What follows belongs to an exercise in optimizing a design on an open flow for small area, a short achievable clock period and few clock cycles per item; a production flow would make more cautious choices. The RTL was checked by simulation tests, not by an equivalence proof against the original design. Not every run is shown, and edits may drop behaviour that the tests do not exercise.

==> flow/design.v, too long to show whole: its modules and the start of the top module <==
// module MAC_Element: 24 lines
// module FA: 4 lines
// module HA: 4 lines
// module controller: 5504 lines
module controller #(
    parameter DW = 16
)(
    input clk,
    input rst,
    input start,
    input signed [DW-1:0] x0,
    input signed [DW-1:0] x1,
    input signed [DW-1:0] x2,
    input signed [DW-1:0] w00, input signed [DW-1:0] w01, input signed [DW-1:0] w02,
    input signed [DW-1:0] w10, input signed [DW-1:0] w11, input signed [DW-1:0] w12,
    input signed [DW-1:0] w20, input signed [DW-1:0] w21, input signed [DW-1:0] w22,
    input signed [2*DW-1:0] b0,
    input signed [2*DW-1:0] b1,
    input signed [2*DW-1:0] b2,
    output signed [2*DW-1:0] y0,
    output signed [2*DW-1:0] y1,
    output signed [2*DW-1:0] y2,
    output done
);
  // ...
==> flow/run.sh <==
#!/bin/bash
# synth_recipe.tcl (not shown) runs the flow's synth.tcl, then flattens the netlist and writes it again
# the make line also repeats each setting of config.mk as NAME=value (left out here)
make -C /OpenROAD-flow-scripts/flow DESIGN_CONFIG=/design/flow/config.mk WORK_HOME=/design/flow/orfs CLKGATE_MAP_FILE= SYNTH_SCRIPT=/design/flow/synth_recipe.tcl finish
==> flow/config.mk <==
export PLATFORM = sky130hd
export DESIGN_NAME = controller
export DESIGN_NICKNAME = controller
export VERILOG_FILES = /design/flow/design.v
export SDC_FILE = /design/flow/constraint.sdc
export NUM_CORES = 4
export LEC_CHECK = 0
export ABC_AREA = 1
export CAP_MARGIN = 20
export CORE_MARGIN = 2
export CORE_UTILIZATION = 55
export SLEW_MARGIN = 20
export SYNTH_HIERARCHICAL = 1
export SYNTH_MINIMUM_KEEP_SIZE = 0
==> flow/constraint.sdc <==
create_clock -name core_clock -period 10.0 [get_ports {clk}]
set_input_delay 2.0000 -clock core_clock [delete_from_list [all_inputs] [get_ports {clk}]]
set_output_delay 2.0000 -clock core_clock [all_outputs]
set_load 0.01 [all_outputs]
Run 1, placement density heat map:
The die is cut into 37 by 37 equal tiles; white is low, dark blue is high, 0 to 100% covered.
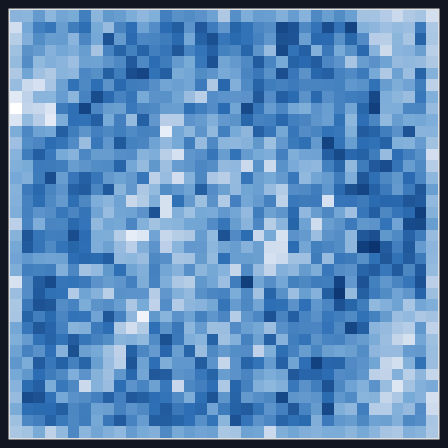
tiles over 75% full	17%
fullest tile	98%
mean over tiles	58%
nearly empty tiles	0.10%

Run 1, pin map:
The bar under the picture is 100 um long. Pins as bars across the die edge, other pins in grey.
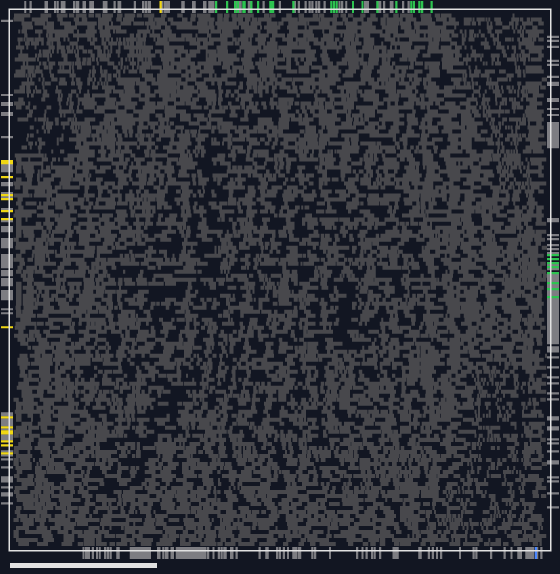
colour	port	pins	direction	edge
blue	`rst`	1	input	south
yellow	`w22`	16	input	15 west, 1 north
green	`b1`	32	input	24 north, 8 east
width of the die: 366.8 um
Port-buffer cells: 384

Run 1, full-chip view from the flow's report step:
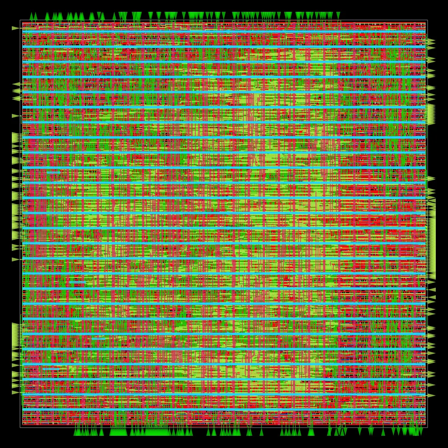
number of placement rows: 133
Top-Level Pins: 388

==> results by group, run 1 <==
Run status
  • Result of the run: no timing/DRC/antenna violations

Clock network
  • Source-to-sink clock delay at the later pin of the worst-skew pair: 0.78 ns
  • H-tree level count: 3
  • Post-CTS Setup Inserts: 0
  • TritonCTS clock tree: yes
  • Post-cts gate resize count: 0
  • CTS Buffer Depth: 3

Logic synthesis
  • Top cells by area in the synthesized netlist: sky130_fd_sc_hd__fa_1, sky130_fd_sc_hd__dfxtp_1, sky130_fd_sc_hd__xor2_1, sky130_fd_sc_hd__o22ai_1, sky130_fd_sc_hd__nand2_1
  • Flop and latch count out of synthesis: 930
  • Parity-gate share of the synthesized area counting xor and xnor cells: 14.45%
  • Netlist Area Pre-Place: 0.07239 mm2

Job
  • Max-cap violations: 0

Critical path
  • Critical Path AT: 6.28 ns
  • Worst path top cell family by delay: adder cells
  • Buf+Inv Stages, Crit Path: 4
  • Critical path class: flop to flop

Finish
  • Total number of multi-input combinational cells: 5103
  • Count of antenna diodes in the layout: 0
  • Commonest cells after routing, fill and taps aside: sky130_fd_sc_hd__fa_1, sky130_fd_sc_hd__xor2_1, sky130_fd_sc_hd__o22ai_1, sky130_fd_sc_hd__dfxtp_1, sky130_fd_sc_hd__nand2_1
  • Non-Filler Cell Area, Final: 0.08069 mm2

Placement
  • Pre-CTS setup slack: 4.769 ns
  • DP Cell Count: 8804

Timing
  • Max-slew violation count: 0
  • Count of final setup violators: 0

Route
  • Detailed-router iteration count before antenna repair: 8
Testbench counts for the RTL of run 1, summed over its fixed seeds: cycles 2,072, items 2,048.
## Run 2: large edit since run 1, in outline
flow/design.v: 5536 -> 5986 lines; modules unchanged: 3
  controller: edited, 5504 -> 5954 lines
==> flow/flow/run.sh (new file) <==
#!/bin/bash
# Standard layout (standard.sh, unchanged synthesis and steps), with the
# timing repair asked to leave a larger setup margin than the 10 ns clock needs,
# so that the resizer works on the paths that set the achieved period.
set -euo pipefail
M=$(cat flow/margin.txt)
bash standard.sh SETUP_SLACK_MARGIN=$M finish > flow_make.log 2>&1
==> flow/flow/margin.txt (new file) <==
6.9
==> flow/standard.sh (new file) <==
#!/bin/bash
# synth_recipe.tcl (not shown) runs the flow's synth.tcl, then flattens the netlist and writes it again
# the make line also repeats each setting of config.mk as NAME=value (left out here)
make -C /OpenROAD-flow-scripts/flow DESIGN_CONFIG=/design/flow/config.mk WORK_HOME=/design/flow/orfs CLKGATE_MAP_FILE= SYNTH_SCRIPT=/design/flow/synth_recipe.tcl "${@:-finish}"
removed: flow/run.sh
Run 2, metal layers overlaid:
The bar under the picture is 100 um long. Two of the layers only.
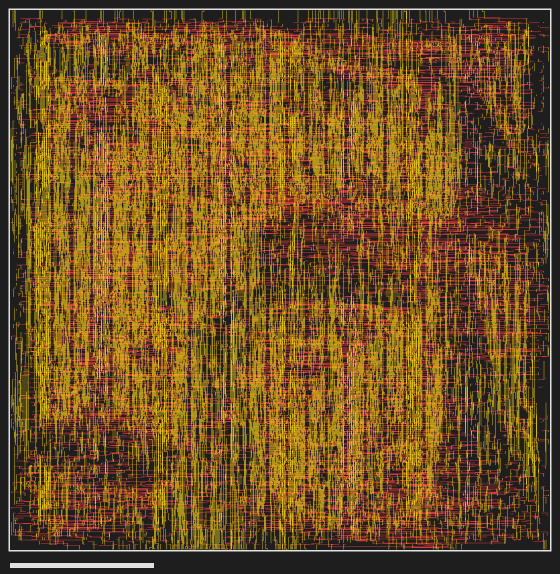
colour	layer	wire length
yellow	met2	122 mm
red	met1	109 mm
total global routing track utilization: 42.53%
wire length per cell after detailed routing: 32.87 um

Run 2, placement density heat map:
The die is cut into 37 by 37 equal tiles; white is low, dark blue is high, 0 to 100% covered.
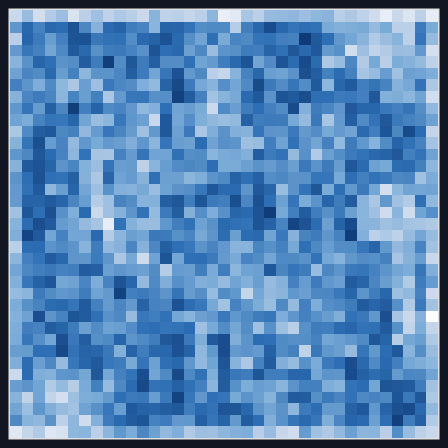
nearly empty tiles	0.10%
mean over tiles	60%
tiles over 75% full	20%
fullest tile	96%
total core area: 0.1360 mm2
effective utilization at floorplan: 55.56%
Core Util, Final: 63.65%

==> run 2 against run 1 <==
Effect of this change: still clean; die area grew 4.3%; first-iteration DRC count up 21%; sequential cell count grew 202; wire length rose by 7.0%; fmax grew 76%; cell area rose by 7.3%; area after synthesis is 4.4% higher; largest cell class unchanged.
==> results by group, run 2 <==
Critical path
  • Critical path class: flop to output pin
  • Worst path top cell family by delay: flip-flops
  • Critical Path AT: 1.21 ns (-5.07 ns)

Finish
  • Count of antenna diodes in the layout: 10 (+10)
  • Commonest cells after routing, fill and taps aside: sky130_fd_sc_hd__fa_1, sky130_fd_sc_hd__xor2_1, sky130_fd_sc_hd__o22ai_1, sky130_fd_sc_hd__dfxtp_1, sky130_fd_sc_hd__nand2_1
  • Non-Filler Cell Area, Final: 0.08655 mm2 (+7.3%)
  • Total number of multi-input combinational cells: 4810 (-5.7%)

Clock network
  • H-tree level count: 4 (+1)
  • TritonCTS clock tree: yes
  • Post-CTS Setup Inserts: 21 (+21)
  • CTS Buffer Depth: 3 (unchanged)

Timing
  • Count of final setup violators: 0 (unchanged)

Floorplan
  • Top-Level Pins: 388 (unchanged)
  • Width of the die: 374.6 um (+2.1%)
  • Number of placement rows: 135 (+1.5%)

Job
  • Max-cap violations: 0 (unchanged)

Placement
  • DP Cell Count: 8802 (-0.023%)
  • Port-buffer cells: 384 (unchanged)

Route
  • Detailed-router iteration count before antenna repair: 7 (-1)

Logic synthesis
  • Top cells by area in the synthesized netlist: sky130_fd_sc_hd__fa_1, sky130_fd_sc_hd__dfxtp_1, sky130_fd_sc_hd__xor2_1, sky130_fd_sc_hd__o22ai_1, sky130_fd_sc_hd__nand2_1
  • Flop and latch count out of synthesis: 1132 (+22%)
  • Netlist Area Pre-Place: 0.07554 mm2 (+4.4%)

Run status
  • Result of the run: no timing/DRC/antenna violations
Testbench counts for the RTL of run 2, summed over its fixed seeds: cycles 2,080, items 2,048.
## Run 3: what changed since run 2
==> flow/flow/run.sh (replaced) <==
#!/bin/bash
# Standard layout (standard.sh: unchanged synthesis and steps), with
#  - the timing repair asked to leave a larger setup margin than the 10 ns clock
#    needs, so that the resizer works on the paths that set the achieved period;
#  - the port buffers made with the smallest buffer cell (every port still gets one).
set -euo pipefail
M=$(cat flow/margin.txt)
bash standard.sh SETUP_SLACK_MARGIN=$M "BUFFER_PORTS_ARGS=-buffer_cell sky130_fd_sc_hd__buf_1" finish > flow_make.log 2>&1
==> run 3 against run 2 <==
Effect of this change: via count shrank 0.61%; clock skew rose by 0.032 ns; die area unchanged; register-to-register slack about the same; non-clock buffer count up 23; critical path type unchanged; critical endpoint is now y2[8].
==> results by group, run 3 <==
Finish
  • Count of antenna diodes in the layout: 11 (+1)
  • Total number of multi-input combinational cells: 4810 (unchanged)
  • Commonest cells after routing, fill and taps aside: sky130_fd_sc_hd__fa_1, sky130_fd_sc_hd__xor2_1, sky130_fd_sc_hd__o22ai_1, sky130_fd_sc_hd__dfxtp_1, sky130_fd_sc_hd__nand2_1

GRT
  • Largest net degree at the start of global routing: 35
  • Via count of the first global-routing pass: 58400
  • Total global routing track utilization: 42.23% (-0.30 points)

Placement
  • DP Cell Count: 8806 (+0.045%)
  • Port-buffer cells: 384 (unchanged)
  • Post-Place Cell Area: 0.07778 mm2

Timing
  • Peak Freq: 309.9 MHz
  • Shortest period the worst path allows: 3.227 ns
  • Count of final setup violators: 0 (unchanged)

Logic synthesis
  • Top cells by area in the synthesized netlist: sky130_fd_sc_hd__fa_1, sky130_fd_sc_hd__dfxtp_1, sky130_fd_sc_hd__xor2_1, sky130_fd_sc_hd__o22ai_1, sky130_fd_sc_hd__nand2_1
  • Sequential area share after synthesis: 30.00%
  • Number of flops mapped to enable cells by yosys: 0
  • Most instantiated cells after synthesis: sky130_fd_sc_hd__xor2_1, sky130_fd_sc_hd__fa_1, sky130_fd_sc_hd__dfxtp_1
  • Netlist Area Pre-Place: 0.07554 mm2 (unchanged)
  • Flop and latch count out of synthesis: 1132 (unchanged)

Clock network
  • Post-CTS Setup Inserts: 12 (-43%)
  • TritonCTS clock tree: yes

Critical path
  • Largest stage delay on the critical path: 0.32 ns
  • Worst path top cell family by delay: flip-flops
  • Critical Path AT: 1.23 ns (+0.02 ns)
  • Critical path class: flop to output pin

Floorplan
  • Effective utilization at floorplan: 55.56% (unchanged)
  • Total core area: 0.1360 mm2 (unchanged)

Route
  • Detailed-router iteration count before antenna repair: 8 (+1)
  • Wire length per cell after detailed routing: 32.59 um (-0.86%)

Run status
  • Result of the run: no timing/DRC/antenna violations

Job
  • Max-cap violations: 0 (unchanged)
Run 3, port wiring:
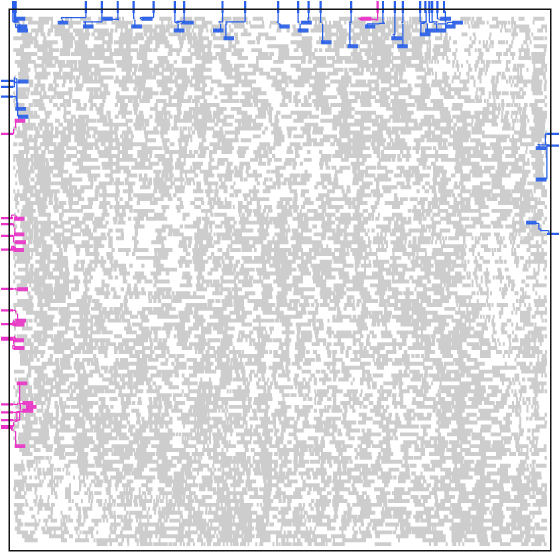
colour	port	direction	edge	end cells	buffers	wire
blue	`b1`	input	26 north, 3 east, 3 west	32	32	608 um
magenta	`w22`	input	15 west, 1 north	16	16	199 um

Run 3, full-chip view from the flow's report step:
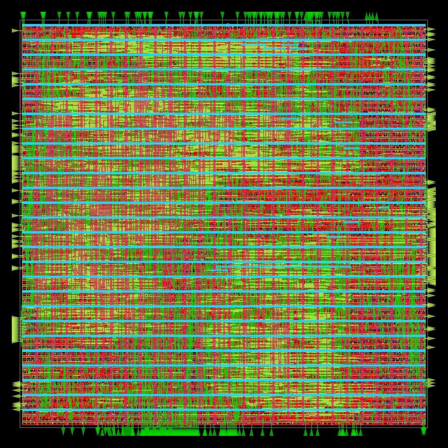
die outline area: 0.1403 mm2
Core Util, Final: 62.33%
Non-Filler Cell Area, Final: 0.08475 mm2
width of the die: 374.6 um
number of placement rows: 135

## Run 4: what changed since run 3
--- a/flow/config.mk
+++ b/flow/config.mk
@@ -11,2 +11,4 @@
 export CORE_UTILIZATION = 55
+export CTS_CLUSTER_DIAMETER = 80
+export CTS_CLUSTER_SIZE = 24
 export SLEW_MARGIN = 20
Run 4, placement density heat map:
The die is cut into 37 by 37 equal tiles; white is low, dark blue is high, 0 to 100% covered.
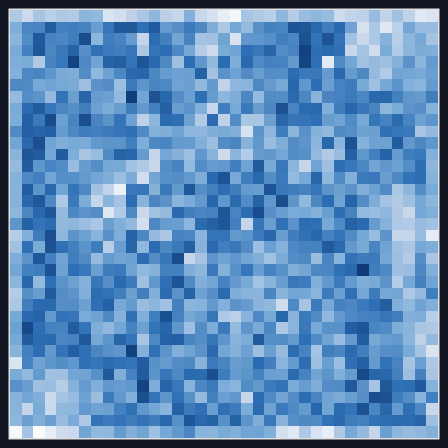
tiles over 75% full	15%
fullest tile	96%
mean over tiles	57%
Core Util, Final: 60.83%

Run 4, metal layers overlaid:
The bar under the picture is 100 um long. Two of the layers only.
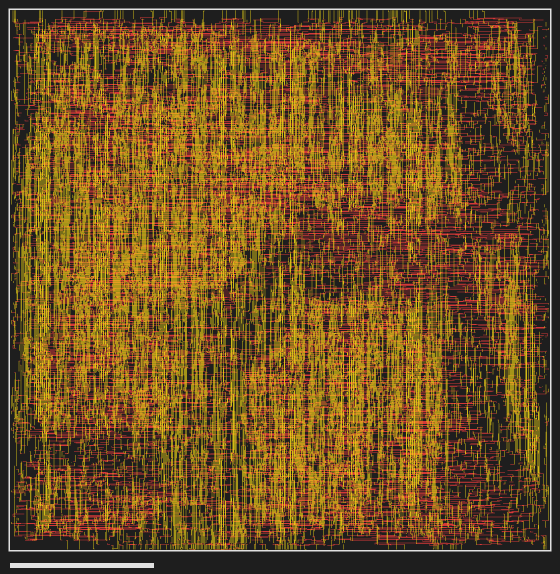
colour	layer	wire length
yellow	met2	121 mm
red	met1	109 mm
wire length per cell after detailed routing: 32.81 um
routed via count: 57360

==> run 4 against run 3 <==
Effect of this change: die area is the same; cell area shrank 2.4%; wire length shrank 0.67%; final cell count shrank 1.3%; clock skew shrank 0.028 ns; synthesized cell count is the same; sequential cell count is the same; utilization shrank 1.5 points; non-clock buffer count shrank 19; largest cell class unchanged.
==> results by group, run 4 <==
GRT
  • Largest net degree at the start of global routing: 35 (unchanged)
  • Total global routing track utilization: 42.02% (-0.21 points)

Logic synthesis
  • Sequential area share after synthesis: 30.00% (unchanged)
  • Most instantiated cells after synthesis: sky130_fd_sc_hd__xor2_1, sky130_fd_sc_hd__fa_1, sky130_fd_sc_hd__dfxtp_1
  • Number of flops mapped to enable cells by yosys: 0 (unchanged)
  • Flop and latch count out of synthesis: 1132 (unchanged)
  • Top cells by area in the synthesized netlist: sky130_fd_sc_hd__fa_1, sky130_fd_sc_hd__dfxtp_1, sky130_fd_sc_hd__xor2_1, sky130_fd_sc_hd__o22ai_1, sky130_fd_sc_hd__nand2_1

Timing
  • Count of final setup violators: 0 (unchanged)
  • Peak Freq: 310.8 MHz (+0.29%)
  • Shortest period the worst path allows: 3.218 ns (-0.009370 ns)

Critical path
  • Critical path class: flop to flop
  • Largest stage delay on the critical path: 0.90 ns (+0.58 ns)
  • Worst path top cell family by delay: adder cells
  • Critical Path AT: 3.81 ns (+2.58 ns)
  • Kind of start point of the critical path: flop
  • Levels on crit path: 5

Finish
  • Seq cells: 1132
  • Commonest cells after routing, fill and taps aside: sky130_fd_sc_hd__fa_1, sky130_fd_sc_hd__xor2_1, sky130_fd_sc_hd__o22ai_1, sky130_fd_sc_hd__dfxtp_1, sky130_fd_sc_hd__nand2_1
  • Non-Filler Cell Area, Final: 0.08271 mm2 (-2.4%)
  • Count of antenna diodes in the layout: 9 (-2)
  • Total number of multi-input combinational cells: 4810 (unchanged)

Floorplan
  • Effective utilization at floorplan: 55.56% (unchanged)
  • Die outline area: 0.1403 mm2 (unchanged)
  • Number of placement rows: 135 (unchanged)

Placement
  • Pre-CTS setup slack: 6.251 ns
  • Post-Place Cell Area: 0.07778 mm2 (unchanged)
  • Port-buffer cells: 384 (unchanged)

Clock network
  • Post-CTS Setup Inserts: 14 (+2)
  • TritonCTS clock tree: yes

Run status
  • Result of the run: no timing/DRC/antenna violations

Route
  • Detailed-router iteration count before antenna repair: 7 (-1)
## Run 5: what changed since run 4
==> flow/flow/margin.txt (replaced) <==
6.7
Run 5, full-chip view from the flow's report step:
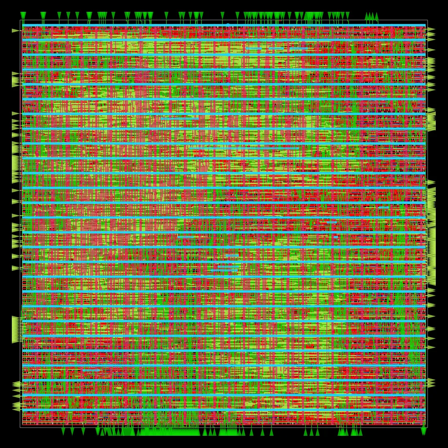
post-layout instance count excluding filler cells: 8937
Core Util, Final: 59.25%

==> run 5 against run 4 <==
Effect of this change: die area is the same; non-clock buffer count shrank 93; worst hold slack gained 0.0017 ns; critical path type unchanged; fmax shrank 5.7%; sequential cell count is the same; clock-buffer cell count is the same; synthesized cell count is the same; global-route usage is essentially flat; via count shrank 1.1%.
==> results by group, run 5 <==
Timing
  • Shortest period the worst path allows: 3.412 ns (+0.1943 ns)
  • Total Neg Setup Slack: 0 ns
  • Worst Skew: 0.04105 ns

Floorplan
  • Effective utilization at floorplan: 55.56% (unchanged)
  • Die outline area: 0.1403 mm2 (unchanged)

Critical path
  • Largest stage delay on the critical path: 0.76 ns (-0.14 ns)
  • Critical path class: flop to flop
  • Levels on crit path: 6 (+1)
  • Critical Path AT: 4.02 ns (+0.21 ns)

Logic synthesis
  • Sequential area share after synthesis: 30.00% (unchanged)
  • Most instantiated cells after synthesis: sky130_fd_sc_hd__xor2_1, sky130_fd_sc_hd__fa_1, sky130_fd_sc_hd__dfxtp_1
  • Number of flops mapped to enable cells by yosys: 0 (unchanged)
  • Flop and latch count out of synthesis: 1132 (unchanged)
  • Top cells by area in the synthesized netlist: sky130_fd_sc_hd__fa_1, sky130_fd_sc_hd__dfxtp_1, sky130_fd_sc_hd__xor2_1, sky130_fd_sc_hd__o22ai_1, sky130_fd_sc_hd__nand2_1

GRT
  • Total global routing track utilization: 41.97% (-0.047 points)
  • Largest net degree at the start of global routing: 35 (unchanged)

Clock network
  • Post-CTS Setup Inserts: 0 (-14)
  • TritonCTS clock tree: yes

Route
  • Detailed-router iteration count before antenna repair: 8 (+1)
  • Uppermost routed layer: met5
  • Routed via count: 56750 (-1.1%)

Placement
  • Port-buffer cells: 384 (unchanged)
  • Pre-CTS setup slack: 6.251 ns (unchanged)

Run status
  • Result of the run: no timing/DRC/antenna violations

Finish
  • Count of antenna diodes in the layout: 5 (-4)
  • Commonest cells after routing, fill and taps aside: sky130_fd_sc_hd__fa_1, sky130_fd_sc_hd__xor2_1, sky130_fd_sc_hd__dfxtp_1, sky130_fd_sc_hd__o22ai_1, sky130_fd_sc_hd__nand2_1
  • Non-Filler Cell Area, Final: 0.08056 mm2 (-2.6%)
  • Total number of multi-input combinational cells: 4810 (unchanged)
Run 5, placement density heat map:
The die is cut into 37 by 37 equal tiles; white is low, dark blue is high, 0 to 100% covered.
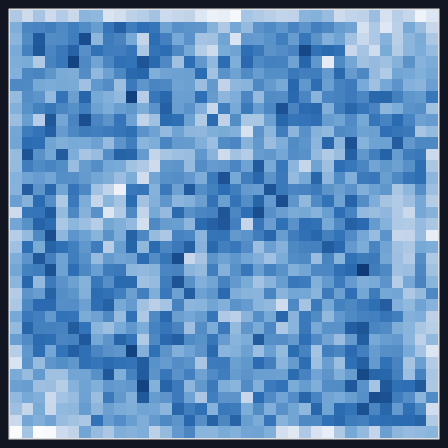
mean over tiles	56%
tiles over 75% full	12%
fullest tile	96%

## Run 6: what changed since run 5
==> flow/flow/margin.txt (replaced) <==
7.1
Run 6, port wiring:
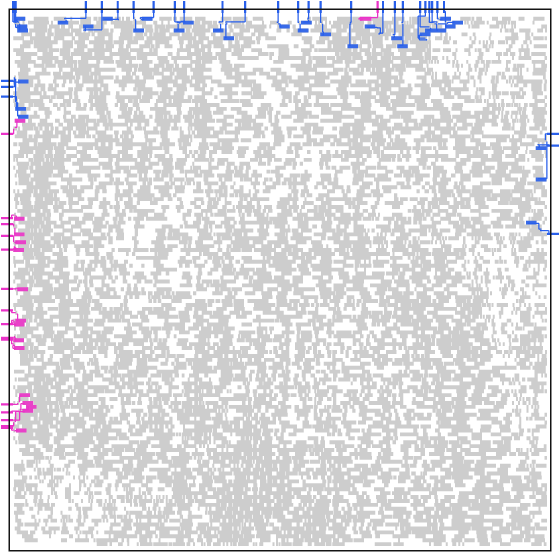
colour	port	direction	edge	end cells	buffers	wire
blue	`b1`	input	26 north, 3 east, 3 west	32	32	639 um
magenta	`w22`	input	15 west, 1 north	16	16	175 um

Run 6, pin map:
The bar under the picture is 100 um long. Pins as bars across the die edge, other pins in grey.
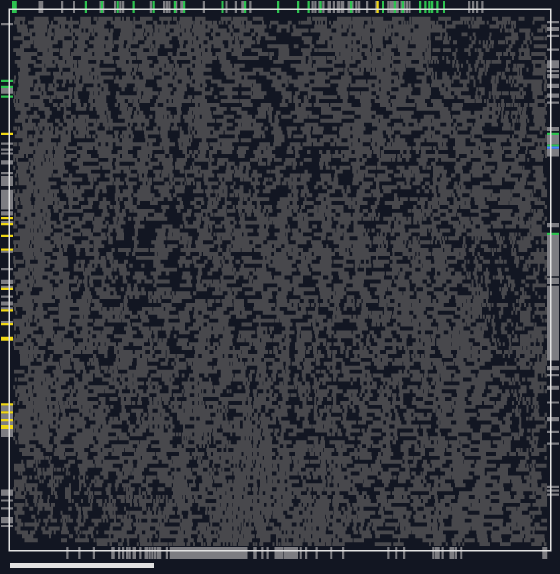
colour	port	pins	direction	edge
yellow	`w22`	16	input	15 west, 1 north
blue	`rst`	1	input	east
green	`b1`	32	input	26 north, 3 east, 3 west

==> run 6 against run 5 <==
Effect of this change: cell area increased by 8.5%; critical path depth decreased by 5; non-clock buffer count increased by 333; largest cell class unchanged; final cell count increased by 3.8%; global-route usage increased by 0.66 points; via count increased by 3.7%; wire length increased by 2.9%; clock skew increased by 0.00085 ns; clock-buffer cell count unchanged.
==> results by group, run 6 <==
Floorplan
  • Effective utilization at floorplan: 55.56% (unchanged)
  • Vertical die dimension: 374.6 um
  • Die outline area: 0.1403 mm2 (unchanged)

GRT
  • Largest net degree at the start of global routing: 35 (unchanged)
  • Total global routing track utilization: 42.63% (+0.66 points)

Logic synthesis
  • Most instantiated flip-flop cell in the synthesis netlist: sky130_fd_sc_hd__dfxtp_1
  • Fraction of synthesized area in multiplexers: 0%
  • Top cells by area in the synthesized netlist: sky130_fd_sc_hd__fa_1, sky130_fd_sc_hd__dfxtp_1, sky130_fd_sc_hd__xor2_1, sky130_fd_sc_hd__o22ai_1, sky130_fd_sc_hd__nand2_1
  • Sequential area share after synthesis: 30.00% (unchanged)
  • Cell with the most instances after synthesis: sky130_fd_sc_hd__xor2_1
  • Number of flops mapped to enable cells by yosys: 0 (unchanged)
  • Most instantiated cells after synthesis: sky130_fd_sc_hd__xor2_1, sky130_fd_sc_hd__fa_1, sky130_fd_sc_hd__dfxtp_1
  • Flop and latch count out of synthesis: 1132 (unchanged)

Finish
  • Total number of multi-input combinational cells: 4810 (unchanged)
  • Non-Filler Cell Area, Final: 0.08743 mm2 (+8.5%)
  • Most area-hungry cell class in the final design: multi-input combinational cells
  • Commonest cells after routing, fill and taps aside: sky130_fd_sc_hd__fa_1, sky130_fd_sc_hd__xor2_1, sky130_fd_sc_hd__o22ai_1, sky130_fd_sc_hd__dfxtp_1, sky130_fd_sc_hd__nand2_1
  • Count of antenna diodes in the layout: 12 (+7)
  • Commonest non-fill, non-tap cell in the layout: sky130_fd_sc_hd__fa_1
  • Core Util, Final: 64.30% (+5.0 points)
  • Post-layout instance count excluding filler cells: 9279 (+3.8%)

Timing
  • Shortest period the worst path allows: 3.166 ns (-0.2460 ns)
  • Worst Skew: 0.04190 ns (+0.0008544 ns)

Route
  • Routed via count: 58830 (+3.7%)
  • Uppermost routed layer: met5
  • Detailed-router iteration count before antenna repair: 8 (unchanged)

Critical path
  • Levels on crit path: 1 (-5)
  • WP data required: 8.00 ns
  • Largest stage delay on the critical path: 0.33 ns (-0.43 ns)
  • Critical path class: flop to output pin

Placement
  • Port-buffer cells: 384 (unchanged)
  • Pre-CTS setup slack: 6.251 ns (unchanged)

Clock network
  • TritonCTS clock tree: yes
  • Post-CTS Setup Inserts: 220 (+220)

Run status
  • Result of the run: no timing/DRC/antenna violations
## Run 7: what changed since run 6
==> flow/flow/margin.txt (replaced) <==
6.9
--- a/flow/config.mk
+++ b/flow/config.mk
@@ -10,5 +10,5 @@
 export CORE_MARGIN = 2
-export CORE_UTILIZATION = 55
+export CORE_UTILIZATION = 62
 export CTS_CLUSTER_DIAMETER = 80
-export CTS_CLUSTER_SIZE = 24
+export CTS_CLUSTER_SIZE = 22
 export SLEW_MARGIN = 20
Run 7, full-chip view from the flow's report step:
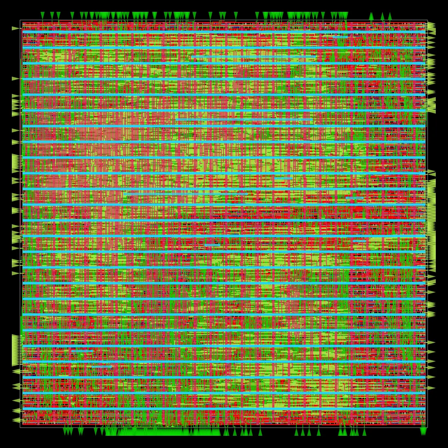
Non-Filler Cell Area, Final: 0.08234 mm2
width of the die: 353.1 um

==> run 7 against run 6 <==
Effect of this change: utilization rose by 3.5 points; sequential share of layout area rose by 1.5 points; still clean; via count fell by 0.72%; sequential cell count unchanged; clock-buffer cell count up 1; cell area down 5.8%; clock skew is 0.00075 ns higher; register-to-register slack lost 0.21 ns; critical path depth up 4; area after synthesis did not move; critical path type is now flop to flop.
==> results by group, run 7 <==
Clock network
  • CTS Buffer Depth: 3
  • TritonCTS clock tree: yes
  • H-tree level count: 3
  • Post-CTS Setup Inserts: 39 (-82%)

Placement
  • Final HPWL DP: 206000 um
  • Pre-CTS setup slack: 6.070 ns (-0.1810 ns)
  • Port-buffer cells: 384 (unchanged)

Timing
  • Worst Skew: 0.04265 ns (+0.0007520 ns)
  • Shortest period the worst path allows: 3.199 ns (+0.03284 ns)
  • Worst Hold Slack: 0.3349 ns

Finish
  • Post-layout instance count excluding filler cells: 8887 (-4.2%)
  • Count of antenna diodes in the layout: 12 (unchanged)
  • Number of non-clock buffers: 588
  • Commonest cells after routing, fill and taps aside: sky130_fd_sc_hd__fa_1, sky130_fd_sc_hd__xor2_1, sky130_fd_sc_hd__o22ai_1, sky130_fd_sc_hd__dfxtp_1, sky130_fd_sc_hd__nand2_1
  • Total number of multi-input combinational cells: 4810 (unchanged)
  • Most area-hungry cell class in the final design: multi-input combinational cells
  • Core Util, Final: 67.83% (+3.5 points)
  • Number of fill cells in the layout: 9526
  • Clock network share of area: 2.881%
  • Commonest non-fill, non-tap cell in the layout: sky130_fd_sc_hd__fa_1
  • Area overhead of the layout relative to synthesis: 8.998%

Floorplan
  • Die outline area: 0.1247 mm2 (-11%)
  • Effective utilization at floorplan: 62.23% (+6.7 points)
  • Number of tap instances: 1625

GRT
  • Aggregate global routing overflow: 0
  • Total global routing track utilization: 46.23% (+3.6 points)
  • Largest net degree at the start of global routing: 34 (-2.9%)

Route
  • Post-route ant nets: 0
  • Uppermost routed layer: met5
  • Detailed-router iteration count before antenna repair: 7 (-1)
  • Total length of routed met2 wires: 117800 um
  • Number of remaining DRC errors: 0
  • Routed metal-1 wire length: 100400 um
  • Routed via count: 58400 (-0.72%)
  • Via-to-Cell Ratio: 6.572

Critical path
  • Largest fanout on the critical path: 32
  • Levels on crit path: 5 (+4)
  • WP data required: 10.61 ns (+2.61 ns)
  • Largest stage delay on the critical path: 0.69 ns (+0.36 ns)
  • Critical path class: flop to flop
  • Depth of the worst register-to-register path: 5
  • CP dominant cell by count: sky130_fd_sc_hd__fa_1

Logic synthesis
  • Sequential area share after synthesis: 30.00% (unchanged)
  • Average cell area after synthesis: 10.70 um2
  • Cell with the most instances after synthesis: sky130_fd_sc_hd__xor2_1
  • Top cells by area in the synthesized netlist: sky130_fd_sc_hd__fa_1, sky130_fd_sc_hd__dfxtp_1, sky130_fd_sc_hd__xor2_1, sky130_fd_sc_hd__o22ai_1, sky130_fd_sc_hd__nand2_1
  • Most instantiated cells after synthesis: sky130_fd_sc_hd__xor2_1, sky130_fd_sc_hd__fa_1, sky130_fd_sc_hd__dfxtp_1
  • Fraction of synthesized area in multiplexers: 0% (unchanged)
  • Async set or reset register ratio after synthesis: 0%
  • Number of flops mapped to enable cells by yosys: 0 (unchanged)
  • Flop and latch count out of synthesis: 1132 (unchanged)
  • Most instantiated flip-flop cell in the synthesis netlist: sky130_fd_sc_hd__dfxtp_1
  • Simple-Gate Fraction of Synth Area: 5.378%

Run status
  • Result of the run: no timing/DRC/antenna violations
Run 7, port wiring:
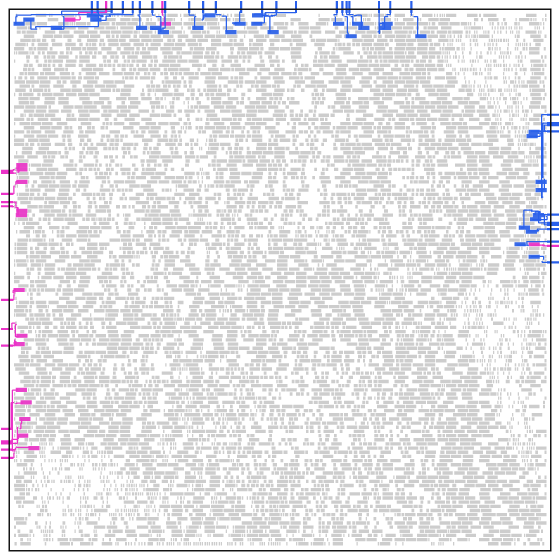
colour	port	direction	edge	end cells	buffers	wire
magenta	`w22`	input	13 west, 2 north, 1 east	16	16	256 um
blue	`b1`	input	22 north, 10 east	32	32	837 um

## Run 8: what changed since run 7
--- a/flow/config.mk
+++ b/flow/config.mk
@@ -10,5 +10,5 @@
 export CORE_MARGIN = 2
-export CORE_UTILIZATION = 62
-export CTS_CLUSTER_DIAMETER = 80
-export CTS_CLUSTER_SIZE = 22
+export CORE_UTILIZATION = 55
+export CTS_CLUSTER_DIAMETER = 60
+export CTS_CLUSTER_SIZE = 18
 export SLEW_MARGIN = 20
Run 8, port wiring:
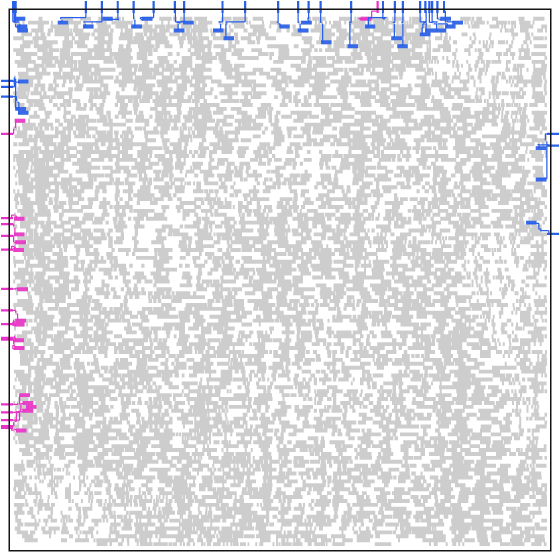
colour	port	direction	edge	end cells	buffers	wire
magenta	`w22`	input	15 west, 1 north	16	16	179 um
blue	`b1`	input	26 north, 3 east, 3 west	32	32	605 um

==> run 8 against run 7 <==
Effect of this change: non-clock buffer count shrank 13; sequential share of layout area shrank 0.51 points; first-iteration DRC count shrank 5.9%; global-route usage shrank 4.1 points; highest routed layer unchanged; die area grew 13%; register-to-register slack gained 0.02 ns; largest cell class unchanged; final cell count grew 2.4%.
==> results by group, run 8 <==
Logic synthesis
  • Simple-Gate Fraction of Synth Area: 5.378% (unchanged)
  • Most instantiated cells after synthesis: sky130_fd_sc_hd__xor2_1, sky130_fd_sc_hd__fa_1, sky130_fd_sc_hd__dfxtp_1
  • Sequential area share after synthesis: 30.00% (unchanged)
  • Flop and latch count out of synthesis: 1132 (unchanged)
  • Cell with the most instances after synthesis: sky130_fd_sc_hd__xor2_1
  • Average cell area after synthesis: 10.70 um2 (unchanged)
  • Most instantiated flip-flop cell in the synthesis netlist: sky130_fd_sc_hd__dfxtp_1
  • Fraction of synthesized area in multiplexers: 0% (unchanged)
  • Top cells by area in the synthesized netlist: sky130_fd_sc_hd__fa_1, sky130_fd_sc_hd__dfxtp_1, sky130_fd_sc_hd__xor2_1, sky130_fd_sc_hd__o22ai_1, sky130_fd_sc_hd__nand2_1
  • Async set or reset register ratio after synthesis: 0% (unchanged)

Finish
  • Count of antenna diodes in the layout: 8 (-4)
  • Non-Filler Cell Area, Final: 0.08390 mm2 (+1.9%)
  • Area overhead of the layout relative to synthesis: 11.06%
  • Post-layout instance count excluding filler cells: 9103 (+2.4%)
  • Number of non-clock buffers: 575 (-2.2%)
  • Core Util, Final: 61.71% (-6.1 points)
  • CLK BUF: 121
  • Commonest non-fill, non-tap cell in the layout: sky130_fd_sc_hd__fa_1
  • Commonest cells after routing, fill and taps aside: sky130_fd_sc_hd__fa_1, sky130_fd_sc_hd__xor2_1, sky130_fd_sc_hd__o22ai_1, sky130_fd_sc_hd__dfxtp_1, sky130_fd_sc_hd__nand2_1
  • Most area-hungry cell class in the final design: multi-input combinational cells
  • Total number of multi-input combinational cells: 4810 (unchanged)
  • Seq cells: 1132
  • Number of fill cells in the layout: 11300 (+19%)

GRT
  • Most Used Layer, Global Route: met2
  • Largest net degree at the start of global routing: 35 (+2.9%)
  • Aggregate global routing overflow: 0 (unchanged)

Floorplan
  • Die outline area: 0.1403 mm2 (+13%)
  • Number of tap instances: 1781 (+9.6%)
  • Width of the die: 374.6 um (+6.1%)
  • Effective utilization at floorplan: 55.56% (-6.7 points)

Critical path
  • Levels on crit path: 1 (-4)
  • Largest stage delay on the critical path: 0.33 ns (-0.36 ns)
  • Critical path class: flop to output pin
  • WP data required: 8.00 ns (-2.61 ns)

Route
  • Post-route ant nets: 0 (unchanged)
  • Total length of routed met2 wires: 120900 um (+2.7%)
  • Routed metal-1 wire length: 109100 um (+8.7%)
  • Number of remaining DRC errors: 0 (unchanged)
  • Routed via count: 57360 (-1.8%)
  • Detailed-router iteration count before antenna repair: 6 (-1)
  • Via-to-Cell Ratio: 6.302 (-4.1%)
  • Uppermost routed layer: met5

Clock network
  • H-tree level count: 3 (unchanged)
  • TritonCTS clock tree: yes
  • CTS Buffer Depth: 3 (unchanged)

Timing
  • Worst Skew: 0.03865 ns (-0.004004 ns)
  • Worst Hold Slack: 0.3314 ns (-0.003428 ns)
  • Shortest period the worst path allows: 3.208 ns (+0.009560 ns)
  • Final worst path period share: 32.08%

Placement
  • Final HPWL DP: 213900 um (+3.9%)
  • Pre-CTS setup slack: 6.251 ns (+0.1810 ns)
  • Port-buffer cells: 384 (unchanged)

Hold path
  • Worst Hold Class: flop to flop

Run status
  • Result of the run: no timing/DRC/antenna violations
Run 8, pin map:
The bar under the picture is 100 um long. Pins as bars across the die edge, other pins in grey.
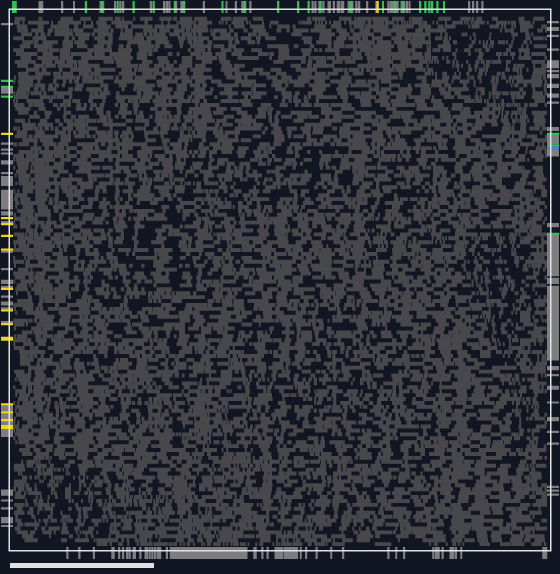
colour	port	pins	direction	edge
green	`b1`	32	input	26 north, 3 east, 3 west
yellow	`w22`	16	input	15 west, 1 north
blue	`rst`	1	input	east
all pins by edge	120 south, 109 east, 82 north, 77 west

--- run 9: outline of the changes from run 8 ---
flow/design.v: 5986 -> 6478 lines; modules unchanged: 3
  controller: edited, 5954 -> 6446 lines
--- a/flow/config.mk
+++ b/flow/config.mk
@@ -10,6 +10,6 @@
 export CORE_MARGIN = 2
 export CORE_UTILIZATION = 55
-export CTS_CLUSTER_DIAMETER = 60
-export CTS_CLUSTER_SIZE = 18
+export CTS_CLUSTER_DIAMETER = 80
+export CTS_CLUSTER_SIZE = 24
 export SLEW_MARGIN = 20
 export SYNTH_HIERARCHICAL = 1
Run 9, full-chip view from the flow's report step:
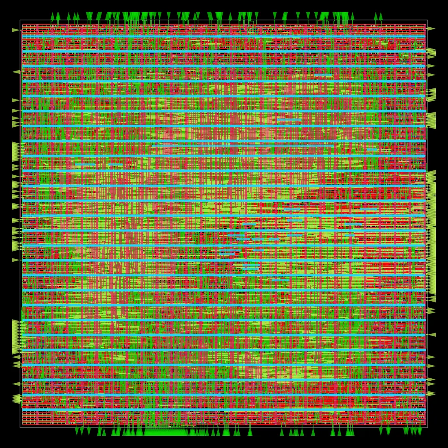
die outline area: 0.1379 mm2
width of the die: 371.3 um
Core Util, Final: 61.79%

Run 9, port wiring:
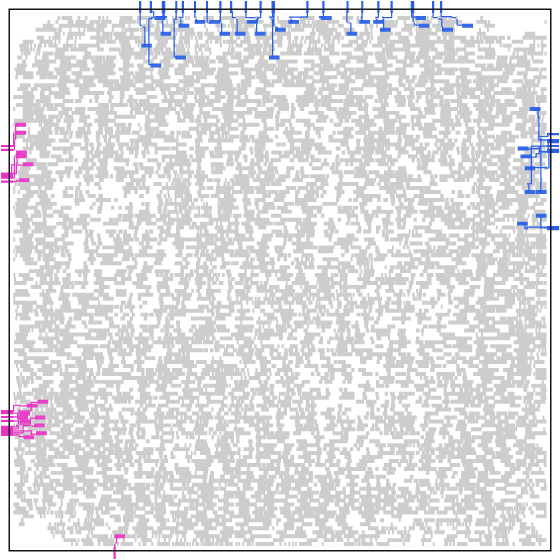
colour	port	direction	edge	end cells	buffers	wire
magenta	`w22`	input	15 west, 1 south	16	16	250 um
blue	`b1`	input	24 north, 8 east	32	32	694 um

==> run 9 against run 8 <==
Effect of this change: still clean on timing, DRC and antenna; fmax is 1.6% lower; area after synthesis shrank 1.8%; cell area shrank 1.6%; setup slack got worse by 0.052 ns; first-iteration DRC count fell by 7.6%; clock-buffer cell count fell by 39; sequential cell count increased by 3; via count shrank 3.5%; final cell count shrank 4.4%; worst hold slack about the same; die area fell by 1.8%; wire length shrank 4.6%; critical path type is now flop to flop; largest cell class unchanged.
==> results by group, run 9 <==
GRT
  • Aggregate global routing overflow: 0 (unchanged)
  • Largest net degree at the start of global routing: 34 (-2.9%)

Logic synthesis
  • Flop and latch count out of synthesis: 1135 (+0.27%)
  • Most instantiated cells after synthesis: sky130_fd_sc_hd__fa_1, sky130_fd_sc_hd__xor2_1, sky130_fd_sc_hd__dfxtp_1
  • Async set or reset register ratio after synthesis: 0% (unchanged)
  • Simple-Gate Fraction of Synth Area: 3.978% (-1.4 points)
  • Cell with the most instances after synthesis: sky130_fd_sc_hd__fa_1
  • Top cells by area in the synthesized netlist: sky130_fd_sc_hd__fa_1, sky130_fd_sc_hd__dfxtp_1, sky130_fd_sc_hd__xor2_1, sky130_fd_sc_hd__o22ai_1, sky130_fd_sc_hd__inv_1
  • Sequential area share after synthesis: 30.62% (+0.63 points)

Route
  • Detailed-router iteration count before antenna repair: 9 (+3)
  • Number of remaining DRC errors: 0 (unchanged)
  • Post-route ant nets: 0 (unchanged)
  • Uppermost routed layer: met5
  • Routed metal-1 wire length: 100800 um (-7.7%)

Finish
  • Commonest cells after routing, fill and taps aside: sky130_fd_sc_hd__fa_1, sky130_fd_sc_hd__xor2_1, sky130_fd_sc_hd__o22ai_1, sky130_fd_sc_hd__dfxtp_1, sky130_fd_sc_hd__nand2_1
  • Commonest non-fill, non-tap cell in the layout: sky130_fd_sc_hd__fa_1
  • Count of antenna diodes in the layout: 11 (+3)
  • Number of non-clock buffers: 629 (+9.4%)
  • Seq cells: 1135 (+0.27%)
  • Total number of multi-input combinational cells: 4550 (-5.4%)

Timing
  • Final worst path period share: 32.60% (+0.52 points)
  • Worst Skew: 0.04216 ns (+0.003513 ns)

Clock network
  • H-tree level count: 3 (unchanged)

Placement
  • Final HPWL DP: 199400 um (-6.8%)
  • Pre-CTS setup slack: 5.882 ns (-0.3692 ns)
  • Port-buffer cells: 384 (unchanged)

Critical path
  • Critical path class: flop to flop
  • Levels on crit path: 6 (+5)

Hold path
  • Worst Hold Class: flop to flop

Run status
  • Result of the run: no timing/DRC/antenna violations
Testbench counts for the RTL of run 9, summed over its fixed seeds: cycles 2,080, items 2,048.

-- static timing again, ports no longer ideal --
In the flow no input, the clock included, has a driving cell. The finished layouts below were timed again as built, in two steps.
Step 1, drivers: a clkbuf_16 drives clk and a buf_2 each remaining input, both assumed.
Step 2 also shifts input and output timing later by t, the mid clock arrival at the registers, as if the neighbouring blocks saw the same clock.
a / b / c = no drivers / after step 1 / after step 2; a / b = the first two.
| run | t, ns | setup WS [ns] | pins driven straight from the clock port |
|---|---|---|---|
| run 1 | 0.839 | 4.347 / 4.347 / 4.347 | 1 |
| run 2 | 0.873 | 6.785 / 6.693 / 6.498 | 1 |
| run 3 | 0.862 | 6.773 / 6.688 / 6.772 | 1 |
| run 4 | 0.792 | 6.782 / 6.751 / 6.782 | 1 |
| run 5 | 0.793 | 6.588 / 6.588 / 6.588 | 1 |
| run 6 | 0.801 | 6.834 / 6.745 / 6.797 | 1 |
| run 7 | 0.794 | 6.801 / 6.732 / 6.801 | 1 |
| run 8 | 0.835 | 6.792 / 6.706 / 6.812 | 1 |
| run 9 | 0.828 | 6.740 / 6.703 / 6.734 | 1 |
After both steps setup and hold are still met in every run listed. The setup slack of run 2, which loses most, moves by -0.092 ns with the drivers and by -0.287 ns with both steps.
